Source: an optimization exercise on an open RTL-to-GDS flow (aim: small area). Production flows keep margins and buffers that such runs may drop. For this run, only the layout was checked, not whether the RTL still works.

### design/flow/design.v
module arbiter
  #(parameter
    NUM_PORTS = 6)
   (input                               clk,
    input                               rst,
    input      [NUM_PORTS-1:0]          request,
    output reg [NUM_PORTS-1:0]          grant,
    output reg [$clog2(NUM_PORTS)-1:0]  select,
    output reg                          active
);
    localparam WRAP_LENGTH = 2*NUM_PORTS;
    function [$clog2(NUM_PORTS)-1:0] ff1;
        input [NUM_PORTS-1:0] in;
        integer i;
        begin
            ff1 = 0;
            for (i = NUM_PORTS-1; i >= 0; i=i-1) begin
                if (in[i])
                    ff1 = i;
            end
        end
    endfunction
    integer                 yy;
    wire                    next;
    wire [NUM_PORTS-1:0]    order;
    reg  [NUM_PORTS-1:0]    token;
    wire [NUM_PORTS-1:0]    token_lookahead [NUM_PORTS-1:0];
    wire [WRAP_LENGTH-1:0]  token_wrap;
    assign token_wrap   = {token, token};
    assign next         = ~|(token & request);
    always @(posedge clk)
        if (rst) grant <= 'b0;
        else grant <= token & request;
    always @(posedge clk)
        if (rst) select <= 'b0;
        else select <= ff1(token & request);
    always @(posedge clk)
        if (rst) active <= 1'b0;
        else active <= |(token & request);
    always @(posedge clk)
        if (rst) token <= 'b1;
        else if (next) begin
            for (yy = 0; yy < NUM_PORTS; yy = yy + 1) begin : TOKEN_
                if (order[yy]) begin
                    token <= token_lookahead[yy];
                end
            end
        end
    genvar xx;
    generate
        for (xx = 0; xx < NUM_PORTS; xx = xx + 1) begin : ORDER_
            assign token_lookahead[xx]  = token_wrap[xx +: NUM_PORTS];
            assign order[xx]            = |(token_lookahead[xx] & request);
        end
    endgenerate
endmodule
module fifo ( 
   data_out, empty, full, number_samples,
   wb_clk, wb_rst, push, pop, data_in
   ) ;
   parameter dw = 32;
   parameter depth = 16;
   input wb_clk;
   input wb_rst;
   input push;
   input pop;
   input [dw-1:0] data_in;
   output wire [dw-1:0] data_out;
   output wire          empty;
   output wire          full;
   output reg [7:0]     number_samples;
   reg [7:0]            rd_ptr;
   reg [7:0]            wr_ptr; 
   reg [dw-1:0]         memory [0:depth-1];
   integer              i;
   always @(posedge wb_clk)
     if (wb_rst) begin
        for (i=0; i< depth; i=i+1)
          memory[i] <= 0;
        wr_ptr <= 0;  
     end else begin
        if (push) begin
           memory[wr_ptr] <= data_in;
           wr_ptr <= wr_ptr + 1;
           if (wr_ptr >= depth-1) begin
              wr_ptr <= 0;              
           end 
        end
     end  
   assign data_out = memory[rd_ptr];
   always @(posedge wb_clk)
     if (wb_rst) begin
        rd_ptr <= 0;        
     end else begin
        if (pop) begin
           rd_ptr <= rd_ptr + 1;
           if (rd_ptr >= depth-1) begin
              rd_ptr <= 0;              
           end
        end
     end
   always @(posedge wb_clk)
     if (wb_rst) begin
        number_samples <= 0;        
     end else begin
        if (push && !pop) begin
           number_samples <= number_samples +1; 
           if (number_samples >= depth) begin
              number_samples <= depth;              
           end
        end
        if (pop && !push) begin
           if (number_samples > 0) begin
              number_samples <= number_samples -1;
           end
        end        
     end  
   assign empty = (number_samples == 0);
   assign full  = (number_samples == depth);   
endmodule  
module fifo_to_sram ( 
   pop, sram_data_out, sram_start,
   wb_clk, wb_rst, empty, full, grant, fifo_number_samples,
   fifo_number_samples_terminal, data_done, fifo_data_in
   ) ;
   parameter dw=32;
   input wb_clk;
   input wb_rst;
   input empty;
   input full;
   input grant;
   input [5:0] fifo_number_samples;   
   input [5:0] fifo_number_samples_terminal;
   input       data_done;   
   output wire pop;
   input [dw-1:0] fifo_data_in;
   output reg [dw-1:0] sram_data_out;
   output reg          sram_start;
   reg                 active;
   assign pop = data_done;
   always @(posedge wb_clk)
     if (wb_rst) begin
        active <= 0;        
     end else begin
        if (empty) begin
           active <= 0;           
        end else if ((fifo_number_samples >= fifo_number_samples_terminal) && !active) begin
           active <= 1;           
        end
     end   
   always @(posedge wb_clk)
     if (wb_rst) begin
        sram_data_out <= 0;      
        sram_start <= 0;        
     end else begin
        if ((active && !pop) || 
            (data_done & !empty)) begin
           sram_data_out <= fifo_data_in;
           sram_start <= 1;           
        end else if (grant) begin
           sram_start <= 0;           
        end else begin
        end
     end  
endmodule  
module wb_daq_data_aggregation ( 
   data_out, fifo_push,
   wb_clk, wb_rst, data_ready, data_width, adc_data_in
   ) ;
   parameter dw = 32;
   parameter adc_dw = 8;
   input wb_clk;
   input wb_rst;
   input data_ready;
   input [1:0] data_width;
   input [adc_dw-1:0] adc_data_in;   
   output reg [dw-1:0] data_out;
   output reg          fifo_push;
   reg [1:0]           byte_location;
   always @(posedge wb_clk)
     if (wb_rst) begin
        data_out <= 0;
        byte_location <= 0;  
        fifo_push <= 0;        
     end else begin
        if (data_ready) begin
           if (data_width == 0) begin
              case (byte_location)
                0: data_out[07:00] <= adc_data_in;                
                1: data_out[15:08] <= adc_data_in;                
                2: data_out[23:16] <= adc_data_in;                
                3: data_out[31:24] <= adc_data_in;                
                default: data_out <= 0;             
              endcase  
              byte_location <= byte_location + 1;
              if (byte_location == 3) begin
                 fifo_push <= 1;                 
                 byte_location <= 0;              
              end
           end else if (data_width == 1) begin  
              case (byte_location)
                0: data_out[15:00] <= adc_data_in;                
                1: data_out[31:16] <= adc_data_in;                
                default: data_out <= 0;             
              endcase  
              byte_location <= byte_location + 1;
              if (byte_location == 1) begin
                 fifo_push <= 1 & !fifo_push;                 
                 byte_location <= 0;              
              end 
           end else if (data_width == 2) begin  
              data_out <= adc_data_in;
              fifo_push <= 1;
           end                                 
        end else begin
        fifo_push <= 1'b0;
        end  
     end  
endmodule  
module wb_daq_channel ( 
   status, data_out, start_sram, fifo_empty,
   wb_clk, wb_rst, adc_data, adc_valid, master_enable, control, data_done,
   fifo_number_samples_terminal, grant
   ) ;
   parameter dw = 32;
   parameter adc_dw = 8;
   input wb_clk;
   input wb_rst;
   input [adc_dw-1:0] adc_data;
   input adc_valid;
   input master_enable;   
   input [dw-1:0] control;
   input          data_done;   
   input [5:0]    fifo_number_samples_terminal;   
   output wire [dw-1:0] status;   
   output wire [dw-1:0] data_out;
   output wire         start_sram;
   output wire         fifo_empty;
   input               grant;
   wire [adc_dw-1:0]   adc_data_out;   
   wire                adc_data_ready;
   wire                enable = master_enable & control[0];
   assign adc_data_out   = adc_data;
   assign adc_data_ready = adc_valid & enable;
   assign status = {dw{1'b0}};
   wire [dw-1:0]       aggregate_data_out;   
   wire                fifo_push;
   wb_daq_data_aggregation #(.dw(dw), .adc_dw(adc_dw))
     aggregate(
               .data_out(aggregate_data_out),
               .fifo_push(fifo_push),
               .wb_clk(wb_clk), 
               .wb_rst(wb_rst), 
               .data_ready(adc_data_ready), 
               .data_width(2'b0), 
               .adc_data_in(adc_data_out)
               ) ;
   wire [dw-1:0]       fifo_data_out;   
   wire                fifo_full;
   wire [7:0]          fifo_number_samples;
   fifo #(.dw(dw), .depth(16))
   fifo0(
         .data_out(fifo_data_out), 
         .empty(fifo_empty), 
         .full(fifo_full), 
         .number_samples(fifo_number_samples),
         .wb_clk(wb_clk), 
         .wb_rst(wb_rst), 
         .push(fifo_push), 
         .pop(fifo_pop), 
         .data_in(aggregate_data_out)
         ) ;
   fifo_to_sram fifo_to_sram0(
                              .pop(fifo_pop),
                              .sram_data_out(data_out), 
                              .sram_start(start_sram),
                              .wb_clk(wb_clk), 
                              .wb_rst(wb_rst),
                              .data_done(data_done),
                              .fifo_number_samples(fifo_number_samples[5:0]),
                              .fifo_number_samples_terminal(fifo_number_samples_terminal),
                              .grant(grant),
                              .empty(fifo_empty),
                              .full(fifo_full),
                              .fifo_data_in(fifo_data_out)
                              ) ;
endmodule  
module wb_master_interface ( 
   wb_adr_o, wb_dat_o, wb_sel_o, wb_we_o, wb_cyc_o, wb_stb_o,
   wb_cti_o, wb_bte_o, data_rd, active,
   wb_clk, wb_rst, wb_dat_i, wb_ack_i, wb_err_i, wb_rty_i, start,
   address, selection, write, data_wr
   ) ;
   parameter dw = 32;
   parameter aw = 32;
   parameter DEBUG = 0;
   input 		wb_clk;
   input 		wb_rst;
   output reg [aw-1:0] wb_adr_o;
   output reg [dw-1:0] wb_dat_o;
   output reg [3:0]    wb_sel_o;
   output reg          wb_we_o ;
   output reg          wb_cyc_o;
   output reg          wb_stb_o;
   output reg [2:0]    wb_cti_o;
   output reg [1:0]    wb_bte_o;
   input [dw-1:0]      wb_dat_i;
   input               wb_ack_i;
   input               wb_err_i;
   input               wb_rty_i;
   input               start;
   input [aw-1:0]      address;
   input [3:0]         selection;
   input               write;   
   input [dw-1:0]      data_wr;
   output reg [dw-1:0] data_rd;
   output reg          active;
   reg [1:0]           state;
   parameter STATE_IDLE         = 2'h0;
   parameter STATE_WAIT_ACK     = 2'h1;
   parameter STATE_ERROR        = 2'h3;
   always @(*)
     active = (state != STATE_IDLE);
   always @(posedge wb_clk)
     if (wb_rst) begin
        state    <= STATE_IDLE;
        wb_adr_o <= 0;
        wb_dat_o <= 0;
        wb_sel_o <= 0;
        wb_we_o  <= 0;
        wb_cyc_o <= 0;
        wb_stb_o <= 0;
        wb_cti_o <= 0;
        wb_bte_o <= 0;
        data_rd  <= 0;
     end else begin
        case (state)
          STATE_IDLE: begin
             if (start) begin
                state    <= STATE_WAIT_ACK;
                wb_adr_o <= address;
                wb_dat_o <= data_wr;
                wb_sel_o <= selection;
                wb_we_o  <= write;
                wb_cyc_o <= 1;
                wb_stb_o <= 1;
                wb_cti_o <= 0;
                wb_bte_o <= 0;
             end
          end  
          STATE_WAIT_ACK: begin
             if (wb_err_i || wb_rty_i || wb_ack_i) begin
                if (wb_ack_i && !wb_err_i && !wb_rty_i && !wb_we_o)
                  data_rd <= wb_dat_i;
                state    <= (wb_err_i || wb_rty_i) ? STATE_ERROR : STATE_IDLE;
                wb_adr_o <= 0;
                wb_dat_o <= 0;
                wb_sel_o <= 0;
                wb_we_o  <= 0;
                wb_cyc_o <= 0;
                wb_stb_o <= 0;
             end
          end  
          STATE_ERROR: begin
             state <= STATE_IDLE;
          end
          default: begin
             state <= STATE_IDLE;
          end
        endcase  
     end
endmodule  
module wb_daq_bus_master ( 
   wb_adr_o, wb_dat_o, wb_sel_o, wb_we_o, wb_cyc_o, wb_stb_o,
   wb_cti_o, wb_bte_o, data_done, begin_equation,
   wb_clk, wb_rst, wb_dat_i, wb_ack_i, wb_err_i, wb_rty_i,
   control_reg, daq_channel_control, channel_select, start,
   fifo_empty, address, data_wr
   ) ;
   parameter dw = 32;
   parameter aw = 32;
   parameter DEBUG = 0;
   input 		wb_clk;
   input 		wb_rst;
   output wire [aw-1:0] wb_adr_o;
   output wire [dw-1:0] wb_dat_o;
   output wire [3:0]    wb_sel_o;
   output wire          wb_we_o;
   output wire          wb_cyc_o;
   output wire          wb_stb_o;
   output wire [2:0]    wb_cti_o;
   output wire [1:0]    wb_bte_o;
   input [dw-1:0]       wb_dat_i;
   input                wb_ack_i;
   input                wb_err_i;
   input                wb_rty_i;
   input [dw-1:0]       control_reg;
   input [dw-1:0]       daq_channel_control;
   input [1:0]          channel_select;
   wire                 active;                  
   wire [dw-1:0]        data_rd;                 
   input                start;
   output reg           data_done; 
   input                fifo_empty;   
   input [aw-1:0]       address;
   input [dw-1:0]       data_wr;
   output reg [3:0]     begin_equation;
   reg [aw-1:0]       base_address;
   reg                sm_start;
   reg [aw-1:0]       sm_address;
   reg [3:0]          sm_selection;
   reg                sm_write;
   reg [dw-1:0]       sm_data_wr;
   reg [dw-1:0]       hold_data_wr;
   reg [dw-1:0]       sm_data_rd;
   reg [dw-1:0]       sm_daq_channel_control;
   reg [dw-1:0]       wr_ptr;
   reg [dw-1:0]       start_ptr;
   reg [dw-1:0]       end_ptr;
   reg [dw-1:0]       sm_status;
   reg [1:0]          sm_channel_select;
   wb_master_interface master( 
                              .wb_adr_o         (wb_adr_o[aw-1:0]),
                              .wb_dat_o         (wb_dat_o[dw-1:0]),
                              .wb_sel_o         (wb_sel_o[3:0]),
                              .wb_we_o          (wb_we_o),
                              .wb_cyc_o         (wb_cyc_o),
                              .wb_stb_o         (wb_stb_o),
                              .wb_cti_o         (wb_cti_o[2:0]),
                              .wb_bte_o         (wb_bte_o[1:0]),
                              .data_rd          (data_rd[dw-1:0]),
                              .active           (active),
                              .wb_clk           (wb_clk),
                              .wb_rst           (wb_rst),
                              .wb_dat_i         (wb_dat_i[dw-1:0]),
                              .wb_ack_i         (wb_ack_i),
                              .wb_err_i         (wb_err_i),
                              .wb_rty_i         (wb_rty_i),
                              .start            (sm_start),
                              .address          (sm_address[aw-1:0]),
                              .selection        (sm_selection[3:0]),
                              .write            (sm_write),
                              .data_wr          (sm_data_wr[dw-1:0]));
   reg [4:0]            state;
   parameter STATE_IDLE                 = 5'h00;
   parameter STATE_FETCH_WR_PTR         = 5'h01;
   parameter STATE_FETCH_WR_PTR_DONE    = 5'h02;
   parameter STATE_FETCH_STATUS         = 5'h03;
   parameter STATE_FETCH_STATUS_DONE    = 5'h04;   
   parameter STATE_FETCH_START_PTR      = 5'h05;
   parameter STATE_FETCH_START_PTR_DONE = 5'h06;
   parameter STATE_FETCH_END_PTR        = 5'h07;
   parameter STATE_FETCH_END_PTR_DONE   = 5'h08;
   parameter STATE_WRITE_DATA           = 5'h09;
   parameter STATE_WRITE_DATA_DONE      = 5'h0A;
   parameter STATE_UPDATE_WR_PTR        = 5'h0B;
   parameter STATE_WRITE_WR_PTR         = 5'h0C;
   parameter STATE_WRITE_WR_PTR_DONE    = 5'h0D;
   parameter STATE_WRITE_STATUS         = 5'h0E;
   parameter STATE_WRITE_STATUS_DONE    = 5'h0F;   
   parameter STATE_RETRY                = 5'h1E;   
   parameter STATE_ERROR                = 5'h1F;
   always @(*) begin
      sm_start     = 0;
      sm_address   = 0;
      sm_selection = 0;
      sm_write     = 0;
      sm_data_wr   = 0;
      case (state)
        STATE_FETCH_WR_PTR: begin
           sm_address = base_address + 8'h14;
           sm_selection = 4'hF;
           sm_start = 1;
        end
        STATE_FETCH_STATUS: begin
           sm_address = base_address + 8'h04;
           sm_selection = 4'hF;
           sm_start = 1;
        end
        STATE_FETCH_START_PTR: begin
           sm_address = base_address + 8'h08;
           sm_selection = 4'hF;
           sm_start = 1;
        end
        STATE_FETCH_END_PTR: begin
           sm_address = base_address + 8'h0C;
           sm_selection = 4'hF;
           sm_start = 1;
        end
        STATE_WRITE_DATA: begin
           sm_address = wr_ptr;
           sm_data_wr = data_wr;
           sm_selection = 4'hF;
           sm_write = 1;
           sm_start = 1;
        end
        STATE_WRITE_WR_PTR: begin
           sm_address = base_address + 8'h14;
           sm_data_wr = wr_ptr;
           sm_selection = 4'hF;
           sm_write = 1;
           sm_start = 1;
        end
        STATE_WRITE_STATUS: begin
           sm_address = base_address + 8'h04;
           sm_data_wr = sm_status;
           sm_selection = 4'hF;
           sm_write = 1;
           sm_start = 1;
        end
        default: begin
        end
      endcase  
   end
   always @(*)
     data_done = (state == STATE_WRITE_DATA_DONE) && !active;
   always @(posedge wb_clk)
     if (wb_rst) begin
        state        <= STATE_IDLE;
        wr_ptr       <= 0;
        end_ptr      <= 0;
        start_ptr    <= 0;
        hold_data_wr <= 0;
        base_address <= 0;
        sm_status    <= 0;
        begin_equation <= 0;
        sm_daq_channel_control <= 0;
        sm_channel_select <= 0;
     end else begin
        case (state)
          STATE_IDLE: begin
             begin_equation <= 0;
             if (start) begin
                base_address <= address;
                hold_data_wr <= data_wr;
                sm_daq_channel_control <= daq_channel_control;
                sm_channel_select <= channel_select;
                state <= STATE_FETCH_WR_PTR;
             end
          end
          STATE_FETCH_WR_PTR: state <= STATE_FETCH_WR_PTR_DONE;
          STATE_FETCH_WR_PTR_DONE: begin
             if (!active) begin
                wr_ptr <= data_rd;
                state <= STATE_FETCH_STATUS;
             end
          end
          STATE_FETCH_STATUS: state <= STATE_FETCH_STATUS_DONE;
          STATE_FETCH_STATUS_DONE: begin
             if (!active) begin
                sm_status <= data_rd;
                state <= STATE_FETCH_START_PTR;
             end
          end
          STATE_FETCH_START_PTR: state <= STATE_FETCH_START_PTR_DONE;
          STATE_FETCH_START_PTR_DONE: begin
             if (!active) begin
                start_ptr <= data_rd;
                state <= STATE_FETCH_END_PTR;
             end
          end
          STATE_FETCH_END_PTR: state <= STATE_FETCH_END_PTR_DONE;
          STATE_FETCH_END_PTR_DONE: begin
             if (!active) begin
                end_ptr <= data_rd;
                state <= STATE_WRITE_DATA;
             end
          end
          STATE_WRITE_DATA: state <= STATE_WRITE_DATA_DONE;
          STATE_WRITE_DATA_DONE: begin
             if (!active) begin
                wr_ptr <= wr_ptr + 4;
                sm_status[31:16] <= sm_status[31:16] + 1;
                state <= STATE_UPDATE_WR_PTR;
             end
          end
          STATE_UPDATE_WR_PTR: begin
             if (wr_ptr > end_ptr) begin
                wr_ptr <= start_ptr;
             end
             if (!fifo_empty) begin
                state <= STATE_WRITE_DATA;
             end else begin
                state <= STATE_WRITE_WR_PTR;
             end
          end
          STATE_WRITE_WR_PTR: state <= STATE_WRITE_WR_PTR_DONE;
          STATE_WRITE_WR_PTR_DONE: begin
             if (!active) begin
                if (sm_status[31:16] >= sm_daq_channel_control[31:16]) begin
                   sm_status[31:16] <= 0;
                   begin_equation[0] <= (sm_channel_select == 2'b00);
                   begin_equation[1] <= (sm_channel_select == 2'b01);
                   begin_equation[2] <= (sm_channel_select == 2'b10);
                   begin_equation[3] <= (sm_channel_select == 2'b11);
                end
                state <= STATE_WRITE_STATUS;
             end
          end
          STATE_WRITE_STATUS: state <= STATE_WRITE_STATUS_DONE;
          STATE_WRITE_STATUS_DONE: begin
             if (!active) begin
                state <= STATE_IDLE;
             end
          end
          default: begin
             state <= STATE_IDLE;
          end
        endcase  
     end
endmodule  
module wb_daq_slave_registers ( 
   wb_dat_o, wb_ack_o, wb_err_o, wb_rty_o, daq_control_reg,
   daq_channel0_address_reg, daq_channel1_address_reg,
   daq_channel2_address_reg, daq_channel3_address_reg,
   daq_channel0_control_reg, daq_channel1_control_reg,
   daq_channel2_control_reg, daq_channel3_control_reg, interrupt,
   wb_clk, wb_rst, wb_adr_i, wb_dat_i, wb_sel_i, wb_we_i, wb_cyc_i,
   wb_stb_i, wb_cti_i, wb_bte_i, daq_channel0_status_reg,
   daq_channel1_status_reg, daq_channel2_status_reg,
   daq_channel3_status_reg
   ) ;
   parameter dw = 32;
   parameter aw = 8;
   parameter DEBUG = 0;
   input                  wb_clk;
   input                  wb_rst;
   input [aw-1:0]         wb_adr_i;
   input [dw-1:0]         wb_dat_i;
   input [3:0]            wb_sel_i;
   input                  wb_we_i;
   input                  wb_cyc_i;
   input                  wb_stb_i;
   input [2:0]            wb_cti_i;
   input [1:0]            wb_bte_i;
   output reg [dw-1:0]    wb_dat_o;
   output reg             wb_ack_o;
   output reg             wb_err_o;
   output reg             wb_rty_o;
   output reg [dw-1:0]    daq_control_reg;
   output reg [dw-1:0]    daq_channel0_address_reg;
   output reg [dw-1:0]    daq_channel1_address_reg;
   output reg [dw-1:0]    daq_channel2_address_reg;
   output reg [dw-1:0]    daq_channel3_address_reg;
   output reg [dw-1:0]    daq_channel0_control_reg;
   output reg [dw-1:0]    daq_channel1_control_reg;
   output reg [dw-1:0]    daq_channel2_control_reg;
   output reg [dw-1:0]    daq_channel3_control_reg;
   input wire [dw-1:0]    daq_channel0_status_reg;
   input wire [dw-1:0]    daq_channel1_status_reg;
   input wire [dw-1:0]    daq_channel2_status_reg;
   input wire [dw-1:0]    daq_channel3_status_reg;   
   output wire            interrupt;
   assign interrupt = 1'b0;
   always @(posedge wb_clk)
     if (wb_rst) begin
        wb_ack_o <= 1'b0;
        wb_err_o <= 1'b0;
        wb_rty_o <= 1'b0;  
     end else begin
        if (wb_cyc_i & wb_stb_i) begin
           wb_ack_o <= 1;           
        end else begin
           wb_ack_o <= 0;           
        end
     end  
   always @(posedge wb_clk)
     if (wb_rst) begin
        daq_control_reg <= 0;
        daq_channel0_address_reg <= 0;
        daq_channel1_address_reg <= 0;
        daq_channel2_address_reg <= 0;
        daq_channel3_address_reg <= 0;
        daq_channel0_control_reg <= 32'h0000_000C;
        daq_channel1_control_reg <= 32'h0000_000C;
        daq_channel2_control_reg <= 32'h0000_000C;
        daq_channel3_control_reg <= 32'h0000_000C;                
     end else begin
        if (wb_cyc_i & wb_stb_i & wb_we_i) begin
           case (wb_adr_i[7:0])                         
             8'h0:begin
                daq_control_reg[7:0]   <= wb_sel_i[0] ? wb_dat_i[7:0]   : daq_control_reg[7:0];                
                daq_control_reg[15:8]  <= wb_sel_i[1] ? wb_dat_i[15:8]  : daq_control_reg[15:8];                
                daq_control_reg[23:16] <= wb_sel_i[2] ? wb_dat_i[23:16] : daq_control_reg[23:16]; 
                daq_control_reg[31:24] <= wb_sel_i[3] ? wb_dat_i[31:24] : daq_control_reg[31:24];               
             end
             8'h10: begin
                daq_channel0_address_reg[7:0]   <= wb_sel_i[0] ? wb_dat_i[7:0]   : daq_channel0_address_reg[7:0];                
                daq_channel0_address_reg[15:8]  <= wb_sel_i[1] ? wb_dat_i[15:8]  : daq_channel0_address_reg[15:8];                
                daq_channel0_address_reg[23:16] <= wb_sel_i[2] ? wb_dat_i[23:16] : daq_channel0_address_reg[23:16]; 
                daq_channel0_address_reg[31:24] <= wb_sel_i[3] ? wb_dat_i[31:24] : daq_channel0_address_reg[31:24];               
             end
             8'h14: begin
                daq_channel0_control_reg[7:0]   <= wb_sel_i[0] ? wb_dat_i[7:0]   : daq_channel0_control_reg[7:0];                
                daq_channel0_control_reg[15:8]  <= wb_sel_i[1] ? wb_dat_i[15:8]  : daq_channel0_control_reg[15:8];                
                daq_channel0_control_reg[23:16] <= wb_sel_i[2] ? wb_dat_i[23:16] : daq_channel0_control_reg[23:16]; 
                daq_channel0_control_reg[31:24] <= wb_sel_i[3] ? wb_dat_i[31:24] : daq_channel0_control_reg[31:24];               
             end             
             8'h20: begin
                daq_channel1_address_reg[7:0]   <= wb_sel_i[0] ? wb_dat_i[7:0]   : daq_channel1_address_reg[7:0];                
                daq_channel1_address_reg[15:8]  <= wb_sel_i[1] ? wb_dat_i[15:8]  : daq_channel1_address_reg[15:8];                
                daq_channel1_address_reg[23:16] <= wb_sel_i[2] ? wb_dat_i[23:16] : daq_channel1_address_reg[23:16]; 
                daq_channel1_address_reg[31:24] <= wb_sel_i[3] ? wb_dat_i[31:24] : daq_channel1_address_reg[31:24];               
             end
             8'h24: begin
                daq_channel1_control_reg[7:0]   <= wb_sel_i[0] ? wb_dat_i[7:0]   : daq_channel1_control_reg[7:0];                
                daq_channel1_control_reg[15:8]  <= wb_sel_i[1] ? wb_dat_i[15:8]  : daq_channel1_control_reg[15:8];                
                daq_channel1_control_reg[23:16] <= wb_sel_i[2] ? wb_dat_i[23:16] : daq_channel1_control_reg[23:16]; 
                daq_channel1_control_reg[31:24] <= wb_sel_i[3] ? wb_dat_i[31:24] : daq_channel1_control_reg[31:24];               
             end             
             8'h30: begin
                daq_channel2_address_reg[7:0]   <= wb_sel_i[0] ? wb_dat_i[7:0]   : daq_channel2_address_reg[7:0];                
                daq_channel2_address_reg[15:8]  <= wb_sel_i[1] ? wb_dat_i[15:8]  : daq_channel2_address_reg[15:8];                
                daq_channel2_address_reg[23:16] <= wb_sel_i[2] ? wb_dat_i[23:16] : daq_channel2_address_reg[23:16]; 
                daq_channel2_address_reg[31:24] <= wb_sel_i[3] ? wb_dat_i[31:24] : daq_channel2_address_reg[31:24];               
             end
             8'h34: begin
                daq_channel2_control_reg[7:0]   <= wb_sel_i[0] ? wb_dat_i[7:0]   : daq_channel2_control_reg[7:0];                
                daq_channel2_control_reg[15:8]  <= wb_sel_i[1] ? wb_dat_i[15:8]  : daq_channel2_control_reg[15:8];                
                daq_channel2_control_reg[23:16] <= wb_sel_i[2] ? wb_dat_i[23:16] : daq_channel2_control_reg[23:16]; 
                daq_channel2_control_reg[31:24] <= wb_sel_i[3] ? wb_dat_i[31:24] : daq_channel2_control_reg[31:24];               
             end             
             8'h40: begin
                daq_channel3_address_reg[7:0]   <= wb_sel_i[0] ? wb_dat_i[7:0]   : daq_channel3_address_reg[7:0];                
                daq_channel3_address_reg[15:8]  <= wb_sel_i[1] ? wb_dat_i[15:8]  : daq_channel3_address_reg[15:8];                
                daq_channel3_address_reg[23:16] <= wb_sel_i[2] ? wb_dat_i[23:16] : daq_channel3_address_reg[23:16]; 
                daq_channel3_address_reg[31:24] <= wb_sel_i[3] ? wb_dat_i[31:24] : daq_channel3_address_reg[31:24];
             end             
             8'h44: begin
                daq_channel3_control_reg[7:0]   <= wb_sel_i[0] ? wb_dat_i[7:0]   : daq_channel3_control_reg[7:0];                
                daq_channel3_control_reg[15:8]  <= wb_sel_i[1] ? wb_dat_i[15:8]  : daq_channel3_control_reg[15:8];                
                daq_channel3_control_reg[23:16] <= wb_sel_i[2] ? wb_dat_i[23:16] : daq_channel3_control_reg[23:16]; 
                daq_channel3_control_reg[31:24] <= wb_sel_i[3] ? wb_dat_i[31:24] : daq_channel3_control_reg[31:24];               
             end             
           endcase  
        end  
     end  
   always @(posedge wb_clk)
     if (wb_rst) begin
        wb_dat_o <= 32'b0;        
     end else begin
        if (wb_cyc_i & wb_stb_i & ~wb_we_i) begin
           case (wb_adr_i[7:0])
             8'h0 : wb_dat_o <= daq_control_reg;
             8'h10 : wb_dat_o <= daq_channel0_address_reg;
             8'h20 : wb_dat_o <= daq_channel1_address_reg;
             8'h30 : wb_dat_o <= daq_channel2_address_reg;
             8'h40 : wb_dat_o <= daq_channel3_address_reg;
             8'h14 : wb_dat_o <= daq_channel0_control_reg;
             8'h24 : wb_dat_o <= daq_channel1_control_reg;
             8'h34 : wb_dat_o <= daq_channel2_control_reg;
             8'h44 : wb_dat_o <= daq_channel3_control_reg;
             8'h18  : wb_dat_o <= daq_channel0_status_reg;
             8'h28  : wb_dat_o <= daq_channel1_status_reg;
             8'h38  : wb_dat_o <= daq_channel2_status_reg;
             8'h48  : wb_dat_o <= daq_channel3_status_reg;             
             default: wb_dat_o <= 0;             
           endcase  
        end
     end  
endmodule  
module wb_daq_top ( 
   wb_master_adr_o, wb_master_dat_o, wb_master_sel_o, wb_master_we_o,
   wb_master_cyc_o, wb_master_stb_o, wb_master_cti_o, wb_master_bte_o,
   wb_slave_dat_o, wb_slave_ack_o, wb_slave_err_o, wb_slave_rty_o,
   interrupt, adc0_clk_speed_select, adc1_clk_speed_select,
   adc2_clk_speed_select, adc3_clk_speed_select, begin_equation,
   adc0_data, adc0_valid, adc1_data, adc1_valid, adc2_data,
   adc2_valid, adc3_data, adc3_valid, wb_clk, wb_rst,
   wb_master_dat_i, wb_master_ack_i, wb_master_err_i, wb_master_rty_i,
   wb_slave_adr_i, wb_slave_dat_i, wb_slave_sel_i, wb_slave_we_i,
   wb_slave_cyc_i, wb_slave_stb_i, wb_slave_cti_i, wb_slave_bte_i
   ) ;
   parameter master_dw = 32;
   parameter master_aw = 32;
   parameter slave_dw = 32;
   parameter slave_aw = 8;
   input [7:0]            adc0_data;
   input                  adc0_valid;
   input [7:0]            adc1_data;
   input                  adc1_valid;
   input [7:0]            adc2_data;
   input                  adc2_valid;
   input [7:0]            adc3_data;
   input                  adc3_valid;
   input                  wb_clk;
   input                  wb_rst;
   output wire [master_aw-1:0] wb_master_adr_o;
   output wire [master_dw-1:0] wb_master_dat_o;
   output wire [3:0]           wb_master_sel_o;
   output wire                 wb_master_we_o;
   output wire                 wb_master_cyc_o;
   output wire                 wb_master_stb_o;
   output wire [2:0]           wb_master_cti_o;
   output wire [1:0]           wb_master_bte_o;
   input [master_dw-1:0]       wb_master_dat_i;
   input                       wb_master_ack_i;
   input                       wb_master_err_i;
   input                       wb_master_rty_i;
   input [slave_aw-1:0]        wb_slave_adr_i;
   input [slave_dw-1:0]        wb_slave_dat_i;
   input [3:0]                 wb_slave_sel_i;
   input                       wb_slave_we_i;
   input                       wb_slave_cyc_i;
   input                       wb_slave_stb_i;
   input [2:0]                 wb_slave_cti_i;
   input [1:0]                 wb_slave_bte_i;
   output wire [slave_dw-1:0]  wb_slave_dat_o;
   output wire                 wb_slave_ack_o;
   output wire                 wb_slave_err_o;
   output wire                 wb_slave_rty_o;
   output wire                 interrupt;
   output wire [2:0]           adc0_clk_speed_select;   
   output wire [2:0]           adc1_clk_speed_select;   
   output wire [2:0]           adc2_clk_speed_select;   
   output wire [2:0]           adc3_clk_speed_select;  
   output wire [3:0]           begin_equation;
   wire [master_dw-1:0]        channel0_data_out;
   wire                        channel0_start_sram;
   wire [master_dw-1:0]        channel1_data_out;
   wire                        channel1_start_sram;
   wire [master_dw-1:0]        channel2_data_out;
   wire                        channel2_start_sram;
   wire [master_dw-1:0]        channel3_data_out;
   wire                        channel3_start_sram;
   wire [master_dw-1:0]                daq_control;
   wire [master_dw-1:0]                daq_channel0_address;
   wire [master_dw-1:0]                daq_channel1_address;
   wire [master_dw-1:0]                daq_channel2_address;
   wire [master_dw-1:0]                daq_channel3_address;
   wire [master_dw-1:0]                daq_channel0_control;
   wire [master_dw-1:0]                daq_channel1_control;
   wire [master_dw-1:0]                daq_channel2_control;
   wire [master_dw-1:0]                daq_channel3_control;
   wire [master_dw-1:0]                daq_channel0_status;
   wire [master_dw-1:0]                daq_channel1_status;
   wire [master_dw-1:0]                daq_channel2_status;
   wire [master_dw-1:0]                daq_channel3_status;
   wire [master_dw-1:0]                bus_master_address;
   wire [3:0] grant;
   wire       active;
   wire [1:0] select;
   assign adc0_clk_speed_select = daq_channel0_control[4:2];   
   assign adc1_clk_speed_select = daq_channel1_control[4:2];
   assign adc2_clk_speed_select = daq_channel2_control[4:2];   
   assign adc3_clk_speed_select = daq_channel3_control[4:2];
   wire [2:0] adc0_data_width =  daq_channel0_control[7:5];
   wire [2:0] adc1_data_width =  daq_channel1_control[7:5];
   wire [2:0] adc2_data_width =  daq_channel2_control[7:5];
   wire [2:0] adc3_data_width =  daq_channel3_control[7:5];
   wire [1:0] adc0_decimator_select = daq_channel0_control[9:8];
   wire [1:0] adc1_decimator_select = daq_channel1_control[9:8];
   wire [1:0] adc2_decimator_select = daq_channel2_control[9:8];
   wire [1:0] adc3_decimator_select = daq_channel3_control[9:8];
   wire [5:0] adc0_fifo_samples_count = daq_channel0_control[15:10];
   wire [5:0] adc1_fifo_samples_count = daq_channel1_control[15:10];
   wire [5:0] adc2_fifo_samples_count = daq_channel2_control[15:10];
   wire [5:0] adc3_fifo_samples_count = daq_channel3_control[15:10];
   assign bus_master_address = (select == 2'b00) ? daq_channel0_address:
                               (select == 2'b01) ? daq_channel1_address:
                               (select == 2'b10) ? daq_channel2_address:
                               (select == 2'b11) ? daq_channel3_address: 32'h0;
   wire [master_dw-1:0]                bus_master_data_wr;
   assign bus_master_data_wr = (select == 2'b00) ? channel0_data_out:
                               (select == 2'b01) ? channel1_data_out:
                               (select == 2'b10) ? channel2_data_out:
                               (select == 2'b11) ? channel3_data_out: 32'h0;
   wire                                bus_master_fifo_empty;
   wire                                channel0_fifo_empty;
   wire                                channel1_fifo_empty;
   wire                                channel2_fifo_empty;
   wire                                channel3_fifo_empty;
   assign bus_master_fifo_empty = (select == 2'b00) ? channel0_fifo_empty:
                                  (select == 2'b01) ? channel1_fifo_empty:
                                  (select == 2'b10) ? channel2_fifo_empty:
                                  (select == 2'b11) ? channel3_fifo_empty: 1;
   wire                                bus_master_data_done;
   assign channel0_data_done = (select == 2'b00) ? bus_master_data_done: 0;
   assign channel1_data_done = (select == 2'b01) ? bus_master_data_done: 0;
   assign channel2_data_done = (select == 2'b10) ? bus_master_data_done: 0;
   assign channel3_data_done = (select == 2'b11) ? bus_master_data_done: 0;
   wire [master_dw-1:0]                bus_master_daq_channel_control;
   assign bus_master_daq_channel_control = (select == 2'b00) ? daq_channel0_control:
                                           (select == 2'b01) ? daq_channel1_control:
                                           (select == 2'b10) ? daq_channel2_control:
                                           (select == 2'b11) ? daq_channel3_control: 0;
   wb_daq_slave_registers #(.aw(slave_aw), .dw(slave_dw))
   slave_registers 
     (
      .daq_control_reg                  (daq_control),
      .daq_channel0_address_reg         (daq_channel0_address), 
      .daq_channel1_address_reg         (daq_channel1_address),
      .daq_channel2_address_reg         (daq_channel2_address), 
      .daq_channel3_address_reg         (daq_channel3_address),
      .daq_channel0_control_reg         (daq_channel0_control), 
      .daq_channel1_control_reg         (daq_channel1_control),
      .daq_channel2_control_reg         (daq_channel2_control), 
      .daq_channel3_control_reg         (daq_channel3_control),  
      .interrupt                        (interrupt),
      .wb_dat_o                         (wb_slave_dat_o[slave_dw-1:0]),
      .wb_ack_o                         (wb_slave_ack_o),
      .wb_err_o                         (wb_slave_err_o),
      .wb_rty_o                         (wb_slave_rty_o),
      .wb_clk                           (wb_clk),
      .wb_rst                           (wb_rst),
      .wb_adr_i                         (wb_slave_adr_i[slave_aw-1:0]),
      .wb_dat_i                         (wb_slave_dat_i[slave_dw-1:0]),
      .wb_sel_i                         (wb_slave_sel_i[3:0]),
      .wb_we_i                          (wb_slave_we_i),
      .wb_cyc_i                         (wb_slave_cyc_i),
      .wb_stb_i                         (wb_slave_stb_i),
      .wb_cti_i                         (wb_slave_cti_i[2:0]),
      .wb_bte_i                         (wb_slave_bte_i[1:0]),
      .daq_channel0_status_reg          (32'b0),
      .daq_channel1_status_reg          (32'b0),
      .daq_channel2_status_reg          (32'b0),      
      .daq_channel3_status_reg          (32'b0)
      );
   wb_daq_bus_master #(.aw(master_aw), .dw(master_dw))
   bus_master(
              .wb_adr_o             (wb_master_adr_o[master_aw-1:0]),
              .wb_dat_o             (wb_master_dat_o[master_dw-1:0]),
              .wb_sel_o             (wb_master_sel_o[3:0]),
              .wb_we_o              (wb_master_we_o),
              .wb_cyc_o             (wb_master_cyc_o),
              .wb_stb_o             (wb_master_stb_o),
              .wb_cti_o             (wb_master_cti_o[2:0]),
              .wb_bte_o             (wb_master_bte_o[1:0]),
              .data_done            (bus_master_data_done),
              .begin_equation       (begin_equation),
              .channel_select       (select),
              .wb_clk               (wb_clk),
              .wb_rst               (wb_rst),              
              .wb_dat_i             (wb_master_dat_i[master_dw-1:0]),
              .wb_ack_i             (wb_master_ack_i),
              .wb_err_i             (wb_master_err_i),
              .wb_rty_i             (wb_master_rty_i),
              .fifo_empty           (bus_master_fifo_empty),
              .control_reg          (daq_control), 
              .start                (active), 
              .address              (bus_master_address), 
              .data_wr              (bus_master_data_wr),
              .daq_channel_control  (bus_master_daq_channel_control)
              );
   wb_daq_channel #(.dw(32), .adc_dw(8))
   channel0(
            .data_out(channel0_data_out), 
            .start_sram(channel0_start_sram),
            .fifo_empty(channel0_fifo_empty),
            .wb_clk(wb_clk), 
            .wb_rst(wb_rst),
            .fifo_number_samples_terminal(adc0_fifo_samples_count),
            .data_done(channel0_data_done),
            .grant(grant[0]),
            .adc_data(adc0_data),
            .adc_valid(adc0_valid),
            .control(daq_channel0_control),
            .status(daq_channel0_status),
            .master_enable(daq_control[0])
            );
   wb_daq_channel #(.dw(32), .adc_dw(8))
   channel1(
            .data_out(channel1_data_out), 
            .start_sram(channel1_start_sram),
            .fifo_empty(channel1_fifo_empty),
            .wb_clk(wb_clk), 
            .wb_rst(wb_rst),
            .fifo_number_samples_terminal(adc1_fifo_samples_count),
            .data_done(channel1_data_done),
            .grant(grant[1]),
            .adc_data(adc1_data),
            .adc_valid(adc1_valid),
            .control(daq_channel1_control),
            .status(daq_channel1_status),
            .master_enable(daq_control[0])
            );
   wb_daq_channel #(.dw(32), .adc_dw(8))
   channel2(
            .data_out(channel2_data_out), 
            .start_sram(channel2_start_sram),
            .fifo_empty(channel2_fifo_empty),
            .wb_clk(wb_clk), 
            .wb_rst(wb_rst),
            .fifo_number_samples_terminal(adc2_fifo_samples_count),
            .data_done(channel2_data_done),
            .grant(grant[2]), 
            .adc_data(adc2_data),
            .adc_valid(adc2_valid),
            .control(daq_channel2_control),
            .status(daq_channel2_status),
            .master_enable(daq_control[0])
            );
   wb_daq_channel #(.dw(32), .adc_dw(8))
   channel3(
            .data_out(channel3_data_out), 
            .start_sram(channel3_start_sram),
            .fifo_empty(channel3_fifo_empty),
            .wb_clk(wb_clk), 
            .wb_rst(wb_rst),
            .fifo_number_samples_terminal(adc3_fifo_samples_count),
            .data_done(channel3_data_done),
            .grant(grant[3]),
            .adc_data(adc3_data),
            .adc_valid(adc3_valid),
            .control(daq_channel3_control),
            .status(daq_channel3_status),
            .master_enable(daq_control[0])
            );   
   wire [3:0] request = {channel3_start_sram,
                         channel2_start_sram,
                         channel1_start_sram,
                         channel0_start_sram};
   arbiter
  #(.NUM_PORTS(4))
   channel_arbiter
     (.clk(wb_clk),
      .rst(wb_rst),
      .request(request),
      .grant(grant),
      .select(select),
      .active(active)
      );
endmodule  
### design/flow/run.sh
#!/bin/bash
# synth_recipe.tcl (not shown) runs the flow's synth.tcl, then flattens the netlist and writes it again
# the make line also repeats each setting of config.mk as NAME=value (left out here)
make -C /OpenROAD-flow-scripts/flow DESIGN_CONFIG=/design/flow/config.mk WORK_HOME=/design/flow/orfs CLKGATE_MAP_FILE= SYNTH_SCRIPT=/design/flow/synth_recipe.tcl finish
### design/flow/config.mk
export PLATFORM = sky130hd
export DESIGN_NAME = wb_daq_top
export DESIGN_NICKNAME = wb_daq_top
export VERILOG_FILES = /design/flow/design.v
export SDC_FILE = /design/flow/constraint.sdc
export NUM_CORES = 4
export LEC_CHECK = 0
export CAP_MARGIN = 20
export CORE_MARGIN = 2
export CORE_UTILIZATION = 40
export PLACE_DENSITY = 0.6
export SLEW_MARGIN = 20
### design/flow/constraint.sdc
create_clock -name core_clock -period 10.0 [get_ports {wb_clk}]
set_input_delay 2.0000 -clock core_clock [delete_from_list [all_inputs] [get_ports {wb_clk}]]
set_output_delay 2.0000 -clock core_clock [all_outputs]
set_load 0.01 [all_outputs]
==> images/placed.png <==
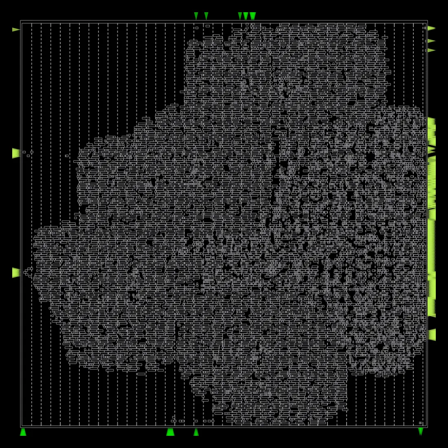
Post-Layout Cell Count: 15590
well-tap cell count: 4536
fraction of area in registers: 53.02%
final core area utilization: 45.11%

==> reports/metrics.yaml <==
power_and_ir_drop:
  ir_drop_uv: 173.9
  total_switching_power_uw: 6074
  power.share.combinational_pct: 4.2
  p_int_uw: 21270
  finalPower_uw: 27350
  pg_seq_uw: 14000
  power.static_leakage_uw: 0.05596
  pwr.group.clock_uw: 12300
  power.group.top: "sequential cells"
  power_density_nw_per_um2: 178.1
floorplan:
  die_h_um: 589.0
  core_um2: 340300
  initial_utilization_pct: 40.22
  placementRows: 214
  die_area_um2: 346900
route:
  post_route_ant_nets: 0
  detail_route.iter0.violations: 11660
  drc: 0
  routed-via-count: 94380
setup_path:
  setup.worst_path.start_class: "input pin"
  rr_endpoint: "bus_master.master.wb_adr_o[26]$_SDFFE_PP0P_"
  element_type_at_the_critical_path_end: "flop"
  r2r_start: "bus_master.state[0]$_SDFFE_PP0P_"
  critical_path_arrival_ns: 5.83
  critical_path.max_fanout: 36
synthesis:
  syn-instance-count: 11150
  synth_area_leader_cell: "sky130_fd_sc_hd__edfxtp_1"
  synth_xor_area_share_pct: 0.4479
  synth_seq_area_share_pct: 59.43
  synth-compound-area-share_pct: 6.438
  yosysWarnings: 12
  ys_seq_elements: 3039
  synth-edff-count: 2048
  synth_top_area_share_pct: 44.93
timing:
  timing.slew.headroom_pct: 22.22
  worstMarginPinSlew_ns: 1.167
  report.final.setup_viol: 0
  finClkSkew_ns: 0.07357
  timing.fmax_ghz: 0.1976
  slew_violations: 0
clocking:
  worstSkewPairLatency_ns: 0.94
  clock_transition_at_the_register_clock_pins_on_the_worst_setup_and_hold_paths_after_cts_ns: 0.06
  post_cts_hold_buffer_count: 0
  htree_num_levels: 5
  cts_tree: "done"
global_route:
  global_route.overflow_total: 0
  groute.usage.overall_pct: 23.70
  grt_antenna_before_repair: 35
flow_run:
  drv.max_cap_violation_count: 0
placed_design:
  placed_area_um2: 142600
  dpl.hpwl_um: 251400
  io_buffer_count: 239
layout:
  nFillCells: 30190
  final_design_area_no_fill_um2: 153500
  finish.net_count: 11020
  layout-drive-gt1-share_pct: 14.48
worst_hold_path:
  hold_path_startpoint: "bus_master.end_ptr[28]$_SDFFE_PP0P_"
outcome:
  status: "complete, no violations"
==> images/clock_nets.png <==
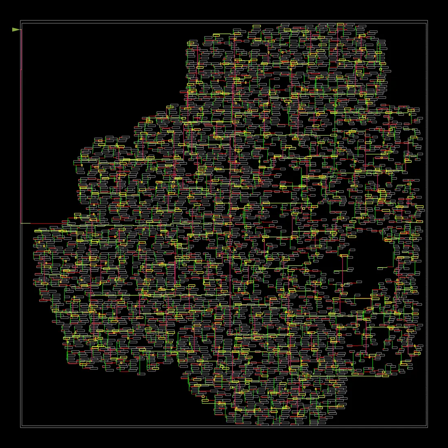
number of clock buffers inserted by TritonCTS: 327
clock tree sinks: 3039

-- area by class of cell --
| class | count | area [um2] | share of cell area (%) |
|---|---|---|---|
| diodes | 15 | 37.54 | 0.02445 |
| multi-input cells | 6858 | 51270 | 33.40 |
| inverters | 113 | 424.2 | 0.2763 |
| flip-flops and latches | 3039 | 81390 | 53.02 |
| clock buffers | 452 | 9319 | 6.071 |
| well taps | 4536 | 5675 | 3.697 |
| clock inverters | 141 | 1480 | 0.9642 |
| repair buffers | 431 | 3921 | 2.554 |
-- per-stage QoR --
step,setup WS [ns],instances,hold WS (ns)
CTS,4.798,15570,0.4557
floorplan,5.819,11160,0.4314
global route,4.850,15570,0.4699
finish,4.938,15590,0.4535
global placement,3.997,14970,0.4415
detailed placement,3.894,14980,0.4473
-- critical path: stages --
cell and delay (ns):
sky130_fd_sc_hd__clkdlybuf4s50_1 0.44, sky130_fd_sc_hd__nor4_2 0.68, sky130_fd_sc_hd__and3_1 0.25, sky130_fd_sc_hd__buf_4 0.55, sky130_fd_sc_hd__and2_2 1.05, sky130_fd_sc_hd__nand2_1 0.54, sky130_fd_sc_hd__nand2_1 0.20, sky130_fd_sc_hd__a21oi_1 0.08
-- layout by cell type (no fill, tap or decap), types with 69 or more instances in the layout --
master                            count
sky130_fd_sc_hd__ha_1               105
sky130_fd_sc_hd__and3_1            2076
sky130_fd_sc_hd__nand3_1             72
sky130_fd_sc_hd__nand2_1           1572
sky130_fd_sc_hd__buf_4              180
sky130_fd_sc_hd__nor2_1             393
sky130_fd_sc_hd__mux4_2             721
sky130_fd_sc_hd__o21ai_0            105
sky130_fd_sc_hd__inv_1              113
sky130_fd_sc_hd__clkdlybuf4s50_1    237
sky130_fd_sc_hd__a21oi_1            853
sky130_fd_sc_hd__mux2i_1             74
sky130_fd_sc_hd__dfxtp_1            973
sky130_fd_sc_hd__edfxtp_1          2048
sky130_fd_sc_hd__clkbuf_16          339
sky130_fd_sc_hd__a222oi_1           105
sky130_fd_sc_hd__a22oi_1             69
-- layer usage --
layer,routed length (um),GRT usage (%),vias to the layer above
met5,194,0,-
met4,17900,9.496,28
met3,39840,4.591,820
met2,193000,36.85,4718
met1,173200,32.71,47820
li1,-,-,41000

==> what the ideal ports hide <==
The results above use ideal ports. As a check the final layout listed here was re-extracted and re-timed, cells and wires unchanged. Step 1, drivers: a clkbuf_16 drives wb_clk and a buf_2 each remaining input, both assumed. Step 2 also shifts input and output timing later by t, the mid clock arrival at the registers, as if the neighbouring blocks saw the same clock. a / b / c = ideal ports / drivers / drivers and shift; a / b = the first two.
t, ns: 1.002
setup WS [ns]: 4.938 / 5.015 / 4.014
worst hold slack (ns): 0.453 / 0.453 / 0.453
After both steps setup and hold are still met in this run. For this run, drivers alone change the setup slack by +0.077 ns; drivers and shift together by -0.924 ns.
